Source: an optimization exercise on an open RTL-to-GDS flow (aim: small area). Production flows keep margins and buffers that such runs may drop. At most, simulation tests tie the RTL to the original design; equivalence was not proved. Not every run is shown, and edits may drop behaviour that the tests do not exercise. For run 2, only the layout was checked, not whether the RTL still works.

==> run_1/m1.png <==
Scale bar: 100 um.
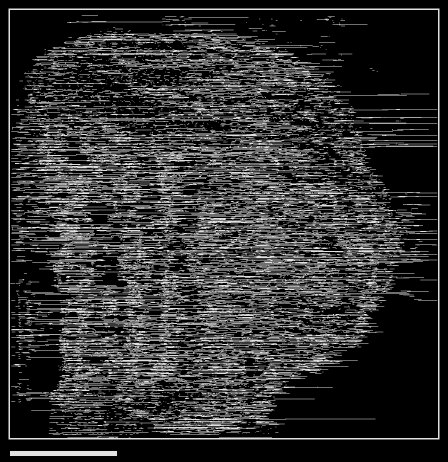
==> run_1/m2.png <==
Cells faint in the background.
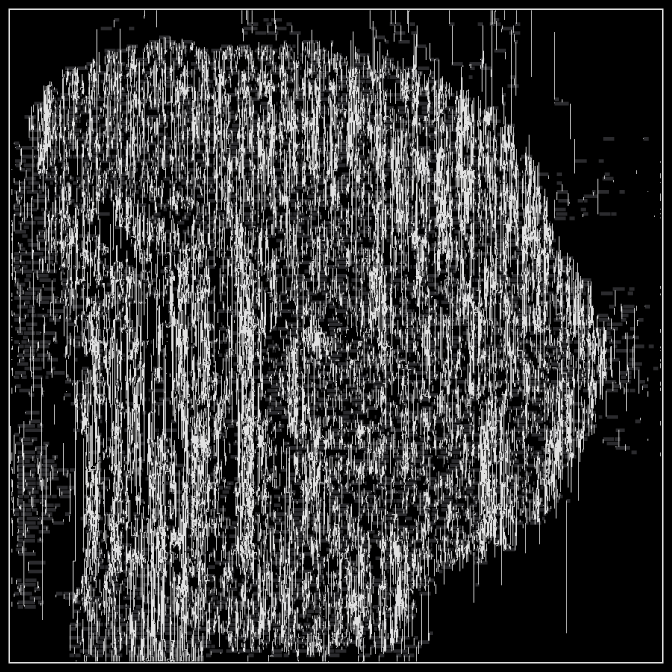
==> run_1/m3.png <==
Scale bar: 100 um.
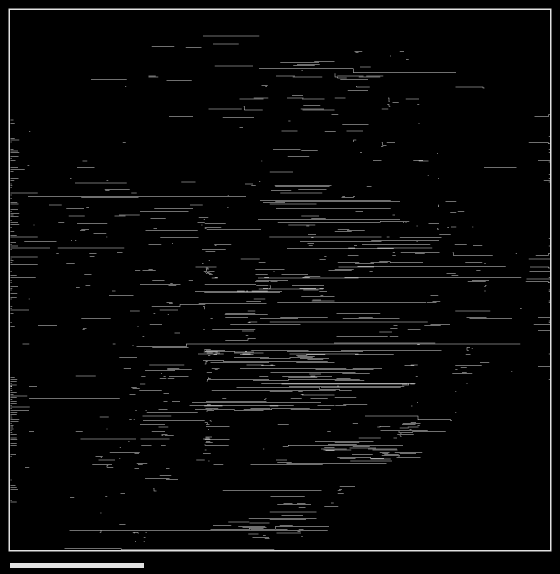
[config.mk]
export PLATFORM = sky130hd
export DESIGN_NAME = mul_unit
export DESIGN_NICKNAME = mul_unit
export VERILOG_FILES = /design/flow/design.v
export SDC_FILE = /design/flow/constraint.sdc
export NUM_CORES = 4
export LEC_CHECK = 0
export CAP_MARGIN = 20
export CORE_MARGIN = 2
export CORE_UTILIZATION = 40
export SLEW_MARGIN = 20
[constraint.sdc]
create_clock -name core_clock -period 14.0 [get_ports {clk}]
set_input_delay 2.8000 -clock core_clock [delete_from_list [all_inputs] [get_ports {clk}]]
set_output_delay 2.8000 -clock core_clock [all_outputs]
set_load 0.01 [all_outputs]
[design.v]
module multiplier (
    input wire A_flag,
    input wire U_flag,
    input wire LongMul,
    input wire [31:0] Rm_data,
    input wire [31:0] Rs_data,
    input wire [31:0] Rn_data,
    input wire [31:0] RdHi_data,  
    input wire [31:0] RdLo_data,
    input wire [3:0] cpsr_flags,
    output wire [31:0] result_lo,
    output wire [31:0] result_hi,
    output wire [3:0] flags_out
);
wire [31:0] productHi, productLo;
wire N, Z, C, V;
assign N = LongMul ? result_hi[31] : result_lo[31];
assign Z = LongMul ? ~|{result_hi, result_lo} : ~|result_lo;
assign C = productHi[0];  
assign V = cpsr_flags[0];  
assign flags_out = {N, Z, C, V};
wire signed [63:0] productSigned;
wire [63:0] productUnsigned;
assign productSigned = $signed(Rm_data) * $signed(Rs_data);
assign productUnsigned = $unsigned(Rm_data) * $unsigned(Rs_data);
assign {productHi, productLo} = (U_flag & LongMul) ? productSigned : productUnsigned;
assign {result_hi, result_lo} = A_flag   ?
                                (LongMul ? ({productHi, productLo} + {RdHi_data, RdLo_data}) :
                                ({productHi, productLo} + Rn_data)) :
                                {productHi, productLo};
endmodule
module mul_unit (
    input wire clk,
    input wire A_flag,
    input wire U_flag,
    input wire LongMul,
    input wire [31:0] Rm_data,
    input wire [31:0] Rs_data,
    input wire [31:0] Rn_data,
    input wire [31:0] RdHi_data,
    input wire [31:0] RdLo_data,
    input wire [3:0] cpsr_flags,
    output reg [31:0] result_lo,
    output reg [31:0] result_hi,
    output reg [3:0] flags_out
);
reg A_q, U_q, L_q;
reg [31:0] Rm_q, Rs_q, Rn_q, RdHi_q, RdLo_q;
reg [3:0] flags_q;
wire [31:0] lo_w, hi_w;
wire [3:0] flags_w;
always @(posedge clk) begin
    A_q <= A_flag;
    U_q <= U_flag;
    L_q <= LongMul;
    Rm_q <= Rm_data;
    Rs_q <= Rs_data;
    Rn_q <= Rn_data;
    RdHi_q <= RdHi_data;
    RdLo_q <= RdLo_data;
    flags_q <= cpsr_flags;
end
multiplier u_mul (
    .A_flag(A_q),
    .U_flag(U_q),
    .LongMul(L_q),
    .Rm_data(Rm_q),
    .Rs_data(Rs_q),
    .Rn_data(Rn_q),
    .RdHi_data(RdHi_q),
    .RdLo_data(RdLo_q),
    .cpsr_flags(flags_q),
    .result_lo(lo_w),
    .result_hi(hi_w),
    .flags_out(flags_w)
);
always @(posedge clk) begin
    result_lo <= lo_w;
    result_hi <= hi_w;
    flags_out <= flags_w;
end
endmodule
[run.sh]
#!/bin/bash
# synth_recipe.tcl (not shown) runs the flow's synth.tcl, then flattens the netlist and writes it again
# the make line also repeats each setting of config.mk as NAME=value (left out here)
make -C /OpenROAD-flow-scripts/flow DESIGN_CONFIG=/design/flow/config.mk WORK_HOME=/design/flow/orfs CLKGATE_MAP_FILE= SYNTH_SCRIPT=/design/flow/synth_recipe.tcl finish
==> metrics.csv, run 1 <==
stage,metric,value,unit
run_status,status,no timing/DRC/antenna violations,
timing,finalCritPeriodShare,0.910,
critical_path,cp_top_family,adder cells,
logic_synthesis,synth-warning-count,1,
timing,setup_viol,0,
clocking,clk_latency,0.69,ns
logic_synthesis,seq_area_frac_synth,0.0734,
logic_synthesis,synthCells,6863,
final_layout,layout-drive-gt1-share,0.0359,
route,via_per_inst,5.15,
min_path,hold_path_class,flip-flop to flip-flop,
clocking,cts_tree,built,
die,die_h,402,um
logic_synthesis,synth_cell_types,98,
route,ant_nets,0,
critical_path,crit_slowest_cell,dfxtp_1,
clocking,htree_num_levels,1,
logic_synthesis,avgSynthCellArea,9.22,um2
logic_synthesis,ys.flop_type,dfxtp_1,
critical_path,crit_required,14.52,ns
die,die_area,161000,um2
timing,slew_viol_final,0,
die,rows,145,
placement,gp_congestion,0.915,
job,cap_violations,0,
route,vias,46300,
timing,finalHoldViolCount,0,
placement,dp_hpwl,159000,um
route,drc,0,
Notes on m1.png above:
The longest straight run is 98.0 um. The wires run mostly horizontal. 8480 nets have wire on it. The layer holds 47% of the routed length. The layer carries 85.3 mm of wire.

Notes on m2.png above:
The wires run mostly vertical. The longest straight run is 145 um. 7663 nets have wire on it.
drt total wl: 181000 um
met2 Resource Use GR: 0.357

Notes on m3.png above:
549 nets have wire on it. The layer carries 11100 um of wire. The longest straight run is 248 um.

==> run 1: through the flow <==
step	util	setup slack, ns	cell area (um2)	instances
floorplan	-	3.69	63300	6863
global placement	0.431	1.35	67600	8932
detailed placement	0.431	1.37	67600	8932
CTS	0.438	1.28	68700	8986
global route	0.438	0.647	68700	8986
finish	0.438	1.26	68700	8987
==> run 1: metal layers <==
layer	wire, um	part of all wire	global-route usage	up-vias
met3	11100	0.061	0.0332	168
li1	-	-	-	20800
met1	85300	0.47	0.344	24000
met4	4190	0.023	0.0501	0
met2	80400	0.44	0.357	1313
met5	0	0	0	-
==> run 1: synth_stat cells, types with 43 or more instances <==
cell | number | area share
a21o_1 | 108 | 0.013
a21oi_1 | 215 | 0.017
and2_1 | 526 | 0.052
clkbuf_1 | 277 | 0.016
dfxtp_1 | 232 | 0.073
fa_1 | 1473 | 0.47
ha_1 | 454 | 0.090
inv_1 | 1637 | 0.097
mux2_2 | 49 | 0.0087
nand2_1 | 775 | 0.046
nand3_1 | 43 | 0.0034
nand4_1 | 57 | 0.0056
nor2_1 | 139 | 0.0082
nor2b_1 | 45 | 0.0044
o21ai_0 | 130 | 0.010
xnor2_1 | 102 | 0.014
xor2_1 | 70 | 0.0097
==> run 1: registers in the layout, indices dropped and copies added, names as in the netlist <==
name,count
A_q,1
L_q,1
RdHi_q,32
RdLo_q,32
Rm_q,32
Rn_q,32
Rs_q,32
U_q,1
flags_out,4
flags_q,1
result_hi,32
result_lo,32
==> run 1: placed cells by master (no fill, tap or decap), types with 49 or more instances in the layout <==
cell type        instances
ha_1                   454
a21o_1                 108
and2_1                 525
xnor2_1                102
nor2_1                 139
nand2_1                774
mux2_2                  49
xor2_1                  70
clkdlybuf4s50_1        232
inv_1                 1637
buf_4                   82
o21ai_0                130
dfxtp_1                220
nand4_1                 57
fa_1                  1473
a21oi_1                215
==> run 1: worst paths after layout <==
kind                   to  slack, ns  depth (start not counted)
min reg2reg  flags_out[0]       0.34                          0
max          flags_out[2]       1.26                         38
min          flags_out[0]       0.34                          0
max reg2reg  flags_out[2]       1.26                         38
==> run 1: final cells by class <==
cell class	instances	area, um2
Inverter	1638	6150
Sequential cell	232	4660
Tap cell	2058	2570
Fill cell	15400	88100
Clock inverter	18	249
Multi-Input combinational cell	4690	51300
Timing Repair Buffer	314	2940
Clock buffer	36	803
Antenna cell	1	2.50
==> run 1: worst register-to-register path: cells and delay by family (launching register included) <==
| family | cells | cell delay [ns] |
|---|---|---|
| fa+ha+maj | 10 | 4.83 |
| mux | 1 | 0.44 |
| buf+inv | 5 | 0.69 |
| xor+xnor | 2 | 0.22 |
| flops | 1 | 1.01 |
| simple gates | 10 | 2.29 |
| compound gates | 10 | 3.13 |
==> run 1: logic make-up after synthesis <==
family | share of synthesized area
multiplexers | 0.0112
XOR/XNOR | 0.0238
buffers and inverters | 0.116
AND/OR/NAND/NOR | 0.136
flip-flops | 0.0734
adder cells (fa/ha/maj) | 0.556
AO/OA/AOI/OAI | 0.0832
## Run 2: large edit since run 1, in outline
design.v: 82 -> 4016 lines; modules unchanged: 0
  multiplier: edited, 31 -> 3947 lines
  fa_cell: new, 4 lines
  inv_cell: new, 3 lines
  ao22_cell: new, 3 lines
  and2_cell: new, 3 lines
  fa1_cell: new, 4 lines
  ha_cell: new, 4 lines
  mul_unit: edited, 51 -> 48 lines
==> module inv_cell as of run 2 <==
module inv_cell (input wire a, output wire y);
assign y = ~a;
endmodule
==> module ha_cell as of run 2 <==
module ha_cell (input wire a, input wire b, output wire s, output wire co);
assign s = a ^ b;
assign co = a & b;
endmodule
==> module mul_unit as of run 2 <==
module mul_unit (
    input wire clk,
    input wire A_flag,
    input wire U_flag,
    input wire LongMul,
    input wire [31:0] Rm_data,
    input wire [31:0] Rs_data,
    input wire [31:0] Rn_data,
    input wire [31:0] RdHi_data,
    input wire [31:0] RdLo_data,
    input wire [3:0] cpsr_flags,
    output wire [31:0] result_lo,
    output wire [31:0] result_hi,
    output wire [3:0] flags_out
);
wire [63:0] res_w;
wire c_w;
multiplier u_mul (
    .A_flag(A_flag),
    .U_flag(U_flag),
    .LongMul(LongMul),
    .Rm_data(Rm_data),
    .Rs_data(Rs_data),
    .Rn_data(Rn_data),
    .RdHi_data(RdHi_data),
    .RdLo_data(RdLo_data),
    .res(res_w),
    .prod32(c_w)
);
reg [63:0] res_q, res_qq;
reg c_q, c_qq, v_q, v_qq, l_q, l_qq;
always @(posedge clk) begin
    res_q <= res_w;
    c_q <= c_w;
    v_q <= cpsr_flags[0];
    l_q <= LongMul;
    res_qq <= res_q;
    c_qq <= c_q;
    v_qq <= v_q;
    l_qq <= l_q;
end
assign result_lo = res_qq[31:0];
assign result_hi = res_qq[63:32];
assign flags_out = {l_qq ? res_qq[63] : res_qq[31],
                    ~|res_qq[31:0] & (~l_qq | ~|res_qq[63:32]),
                    c_qq,
                    v_qq};
endmodule
==> module and2_cell as of run 2 <==
module and2_cell (input wire a, input wire b, output wire y);
assign y = a & b;
endmodule
==> module ao22_cell as of run 2 <==
module ao22_cell (input wire a, input wire b, input wire c, input wire d, output wire y);
assign y = (a & b) | (c & d);
endmodule
==> module fa_cell as of run 2 <==
module fa_cell (input wire a, input wire b, input wire c, output wire s, output wire co);
assign s = a ^ b ^ c;
assign co = (a & b) | (c & (a ^ b));
endmodule
==> module fa1_cell as of run 2 <==
module fa1_cell (input wire a, input wire b, output wire s, output wire co);
assign s = ~(a ^ b);
assign co = a | b;
endmodule
==> flow/run.sh (new file) <==
#!/bin/bash
set -euo pipefail
bash standard.sh "BUFFER_PORTS_ARGS=-buffer_cell sky130_fd_sc_hd__buf_1" "CTS_ARGS=-sink_clustering_enable -repair_clock_nets -dont_use_dummy_load -buf_list sky130_fd_sc_hd__clkbuf_8" finish > standard_flow.log 2>&1
==> standard.sh (new file) <==
#!/bin/bash
# synth_recipe.tcl (not shown) runs the flow's synth.tcl, then flattens the netlist and writes it again
# the make line also repeats each setting of config.mk as NAME=value (left out here)
make -C /OpenROAD-flow-scripts/flow DESIGN_CONFIG=/design/flow/config.mk WORK_HOME=/design/flow/orfs CLKGATE_MAP_FILE= SYNTH_SCRIPT=/design/flow/synth_recipe.tcl "${@:-finish}"
--- a/config.mk
+++ b/config.mk
@@ -6,6 +6,9 @@
 export NUM_CORES = 4
 export LEC_CHECK = 0
+export ABC_AREA = 1
 export CAP_MARGIN = 20
 export CORE_MARGIN = 2
 export CORE_UTILIZATION = 40
 export SLEW_MARGIN = 20
+export SYNTH_HIERARCHICAL = 1
+export SYNTH_MINIMUM_KEEP_SIZE = 0
removed: run.sh
==> run_2/m3.png <==
Scale bar: 100 um.
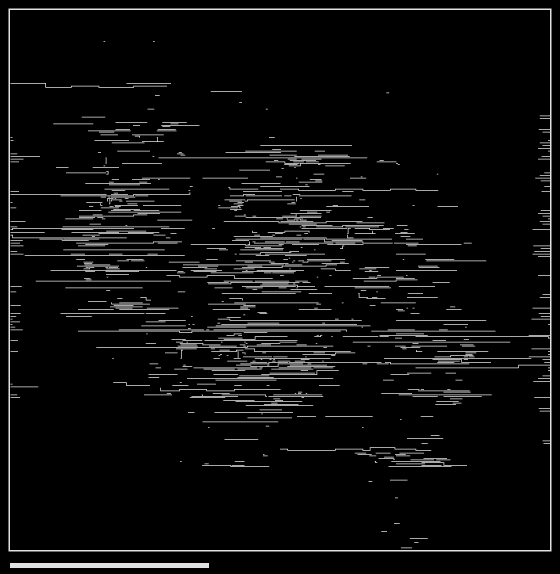
The layer holds 9.6% of the routed length. 400 nets have wire on it. The wires run mostly horizontal. The longest straight run is 104 um.
met3 usage: 0.0613
drt total wl: 94000 um
via count: 22000

==> run_2/m4.png <==
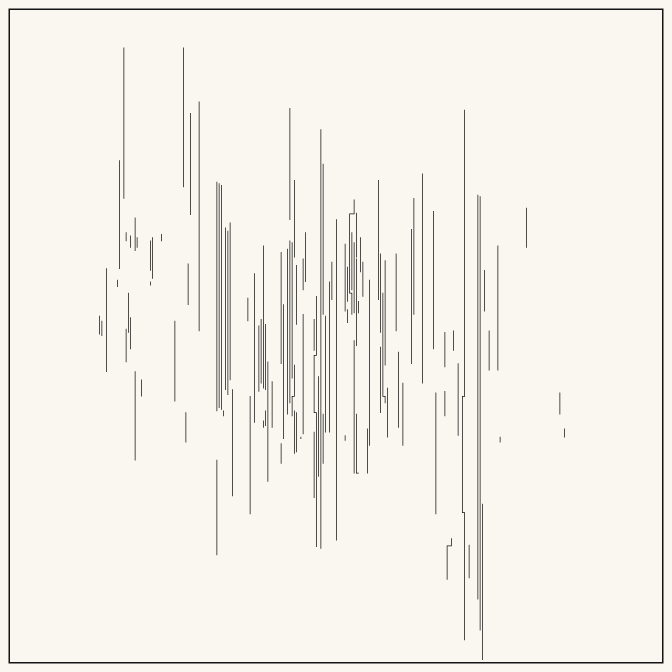
The longest straight run is 180 um. The layer carries 4590 um of wire. 86 nets have wire on it. The wires run mostly vertical.

==> run_2/m1.png <==
Scale bar: 100 um.
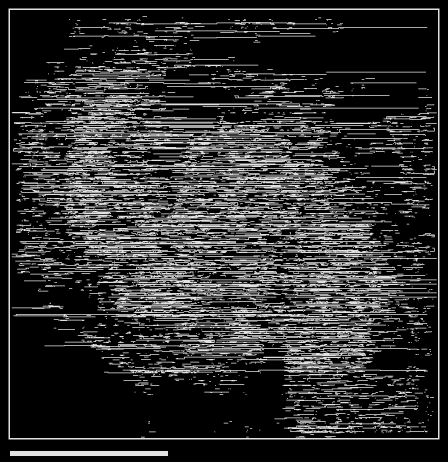
3355 nets have wire on it. The layer holds 39% of the routed length.

==> metrics.csv, run 2 <==
stage,metric,value,unit,change
critical_path,crit_required,14.44,ns,was 14.52 ns
critical_path,cp_top_family,adder cells,,unchanged
placement,gp_congestion,0.993,,was 0.915
logic_synthesis,ys.flop_type,dfxtp_1,,unchanged
final_layout,layout.area.seq,2680,um2,was 4660 um2
placement,dpl_cell_area,29400,um2,was 67600 um2
placement,dp_hpwl,72200,um,was 159000 um
global_route,grtUsageMet1,0.332,,was 0.344
final_layout,final_common_cell,xor2_1,,was inv_1
logic_synthesis,synthTopCellsByArea,"fa_1 40%, xor2_1 17%, o22ai_1 11%",,"was fa_1 47%, inv_1 9.7%, ha_1 9.0%"
die,rows,97,,was 145
critical_path,cp-start-kind,input port,,was flip-flop
timing,slew_viol_final,0,,unchanged
critical_path,crit_slowest_cell,inv_1,,was dfxtp_1
logic_synthesis,synth_most_common_cell,xor2_1,,was inv_1
final_layout,multiInputGateArea,23100,um2,was 51300 um2
global_route,gr-usage-met2,0.415,,was 0.357
clocking,htree_num_levels,4,,was 1
die,ios,236,,unchanged
clocking,clk_latency,0.58,ns,was 0.69 ns
placement,placed_cells,3907,,was 8932
logic_synthesis,avgSynthCellArea,9.39,um2,was 9.22 um2
logic_synthesis,synth-warning-count,7,,was 1
route,via_per_inst,5.61,,was 5.15
final_layout,top_regs,"res_q (64), res_qq (64)",,
route,drc,0,,unchanged
die,die_area,73500,um2,was 161000 um2
logic_synthesis,synthCells,3038,,was 6863
clocking,cts_tree,built,,unchanged
critical_path,critPathCaptureType,flip-flop,,unchanged
clocking,hold_buffers,0,,unchanged
timing,setup_viol,0,,unchanged
run_status,status,no timing/DRC/antenna violations,,unchanged
final_layout,layout-drive-gt1-share,0.0442,,was 0.0359
global_route,top_usage_layer,met2,,unchanged
route,ant_nets,0,,unchanged
timing,finalCritPeriodShare,0.885,,was 0.910
logic_synthesis,yosys-top-cells-count,"567 x xor2_1, 566 x fa_1, 512 x o22ai_1",,"was 1637 x inv_1, 1473 x fa_1, 775 x nand2_1"
final_layout,final_cells,3925,,was 8987
final_layout,stdcell_area,29600,um2,was 68700 um2
logic_synthesis,synth_largest_area_cell,fa_1,,unchanged
logic_synthesis,synth_top_area_frac,0.397,,was 0.466
die,die_h,271,um,was 402 um
min_path,hold_path_class,flip-flop to flip-flop,,unchanged
job,cap_violations,0,,unchanged
final_layout,final_cell_mix,"567 x xor2_1, 566 x fa_1, 512 x o22ai_1",,"was 1637 x inv_1, 1473 x fa_1, 774 x nand2_1"
logic_synthesis,seq_area_frac_synth,0.0940,,was 0.0734
logic_synthesis,synth_cell_types,37,,was 98
timing,finalHoldViolCount,0,,unchanged
die,start_util,0.406,,was 0.404
final_layout,fill_cells,7058,,was 15400
## run 2: cell count changes in the layout (fill, tap and decap cells not counted), moves of 332 or more
cell / change
and2_1: -525
fa_1: -907
ha_1: -332
o22ai_1: +509
xor2_1: +497
nand2_1: -541
inv_1: -1341
## run 2: routing by layer
layer,routed length (um),share of wire,vias to the layer above
met1,36800,0.39,10900
met3,8990,0.096,269
met5,119,0.0013,-
met2,43500,0.46,1284
met4,4590,0.049,14
li1,-,-,9558
## run 2: layout make-up
class,count,share of cell area
Sequential cell,134,0.0906
Antenna cell,1,0.0000845
Inverter,330,0.0418
Clock buffer,17,0.00790
Timing Repair Buffer,275,0.0403
Tap cell,940,0.0397
Multi-Input combinational cell,2228,0.779
## run 2: path summary, 6_finish.rpt
| kind | to | slack [ns] | cells past startpoint |
|---|---|---|---|
| setup / recovery | res_q[53] | 1.61 | 49 |
| hold / removal | res_qq[5] | 0.31 | 0 |
| setup reg to reg | res_qq[12] | 13.58 | 0 |
| hold reg to reg | res_qq[5] | 0.31 | 0 |
## run 2: per-module statistics from Yosys, one instance, submodules excluded
module      cells inside  flops+latches
ha_cell                1              0
multiplier          1910              0
ao22_cell              3              0
inv_cell               1              0
and2_cell              2              0
mul_unit             196            134
fa_cell                1              0
## run 2: logic make-up (layout without fill, tap and decap cells)
kind of cell / Yosys count / in the layout / share of synthesized area
buffers and inverters: 691 / 622 / 0.0996
muxes: 1 / 1 / 0.000395
AOI/OAI and AO/OA: 556 / 556 / 0.121
adders and majority gates: 688 / 688 / 0.451
and+or+nand+nor: 388 / 388 / 0.0562
DFF: 134 / 134 / 0.0940
xor gates and xnor gates: 579 / 579 / 0.178
other: 1 / 17 / 0.000131
## run 2: stage by stage
stage | hold slack [ns] | utilization | setup slack (ns)
after global routing | 0.309 | 0.421 | 1.07
after floorplan | 0.310 | - | 2.16
after CTS | 0.302 | 0.421 | 1.58
final | 0.306 | 0.421 | 1.61
after detailed placement | 0.312 | 0.418 | 0.995
after global placement | 0.310 | 0.418 | 1.05

static timing again, ports no longer ideal:
No port has a modelled driver above. Below, the same layouts with a new extraction and two added sets of constraints. Step 1 assumes that a clkbuf_16 drives the clock port and a buf_2 every other input. Step 2 adds t to the input delays and takes it off the output delays; t is the mean of the earliest and latest rising clock arrival at the registers after step 1. Input paths then give back, and output paths get back, about the clock's delay inside the block. Three values: ideal, step 1, step 2; two values: the first two.
run	t (ns)	setup WS [ns]	pins driven straight from the clock port
run 1	0.740	1.263 / 1.263 / 1.263	1
run 2	0.621	1.614 / 1.647 / 1.026	1
After both steps setup and hold are still met in every run listed. The setup slack of run 2, which loses most, moves by +0.033 ns with the drivers and by -0.588 ns with both steps.
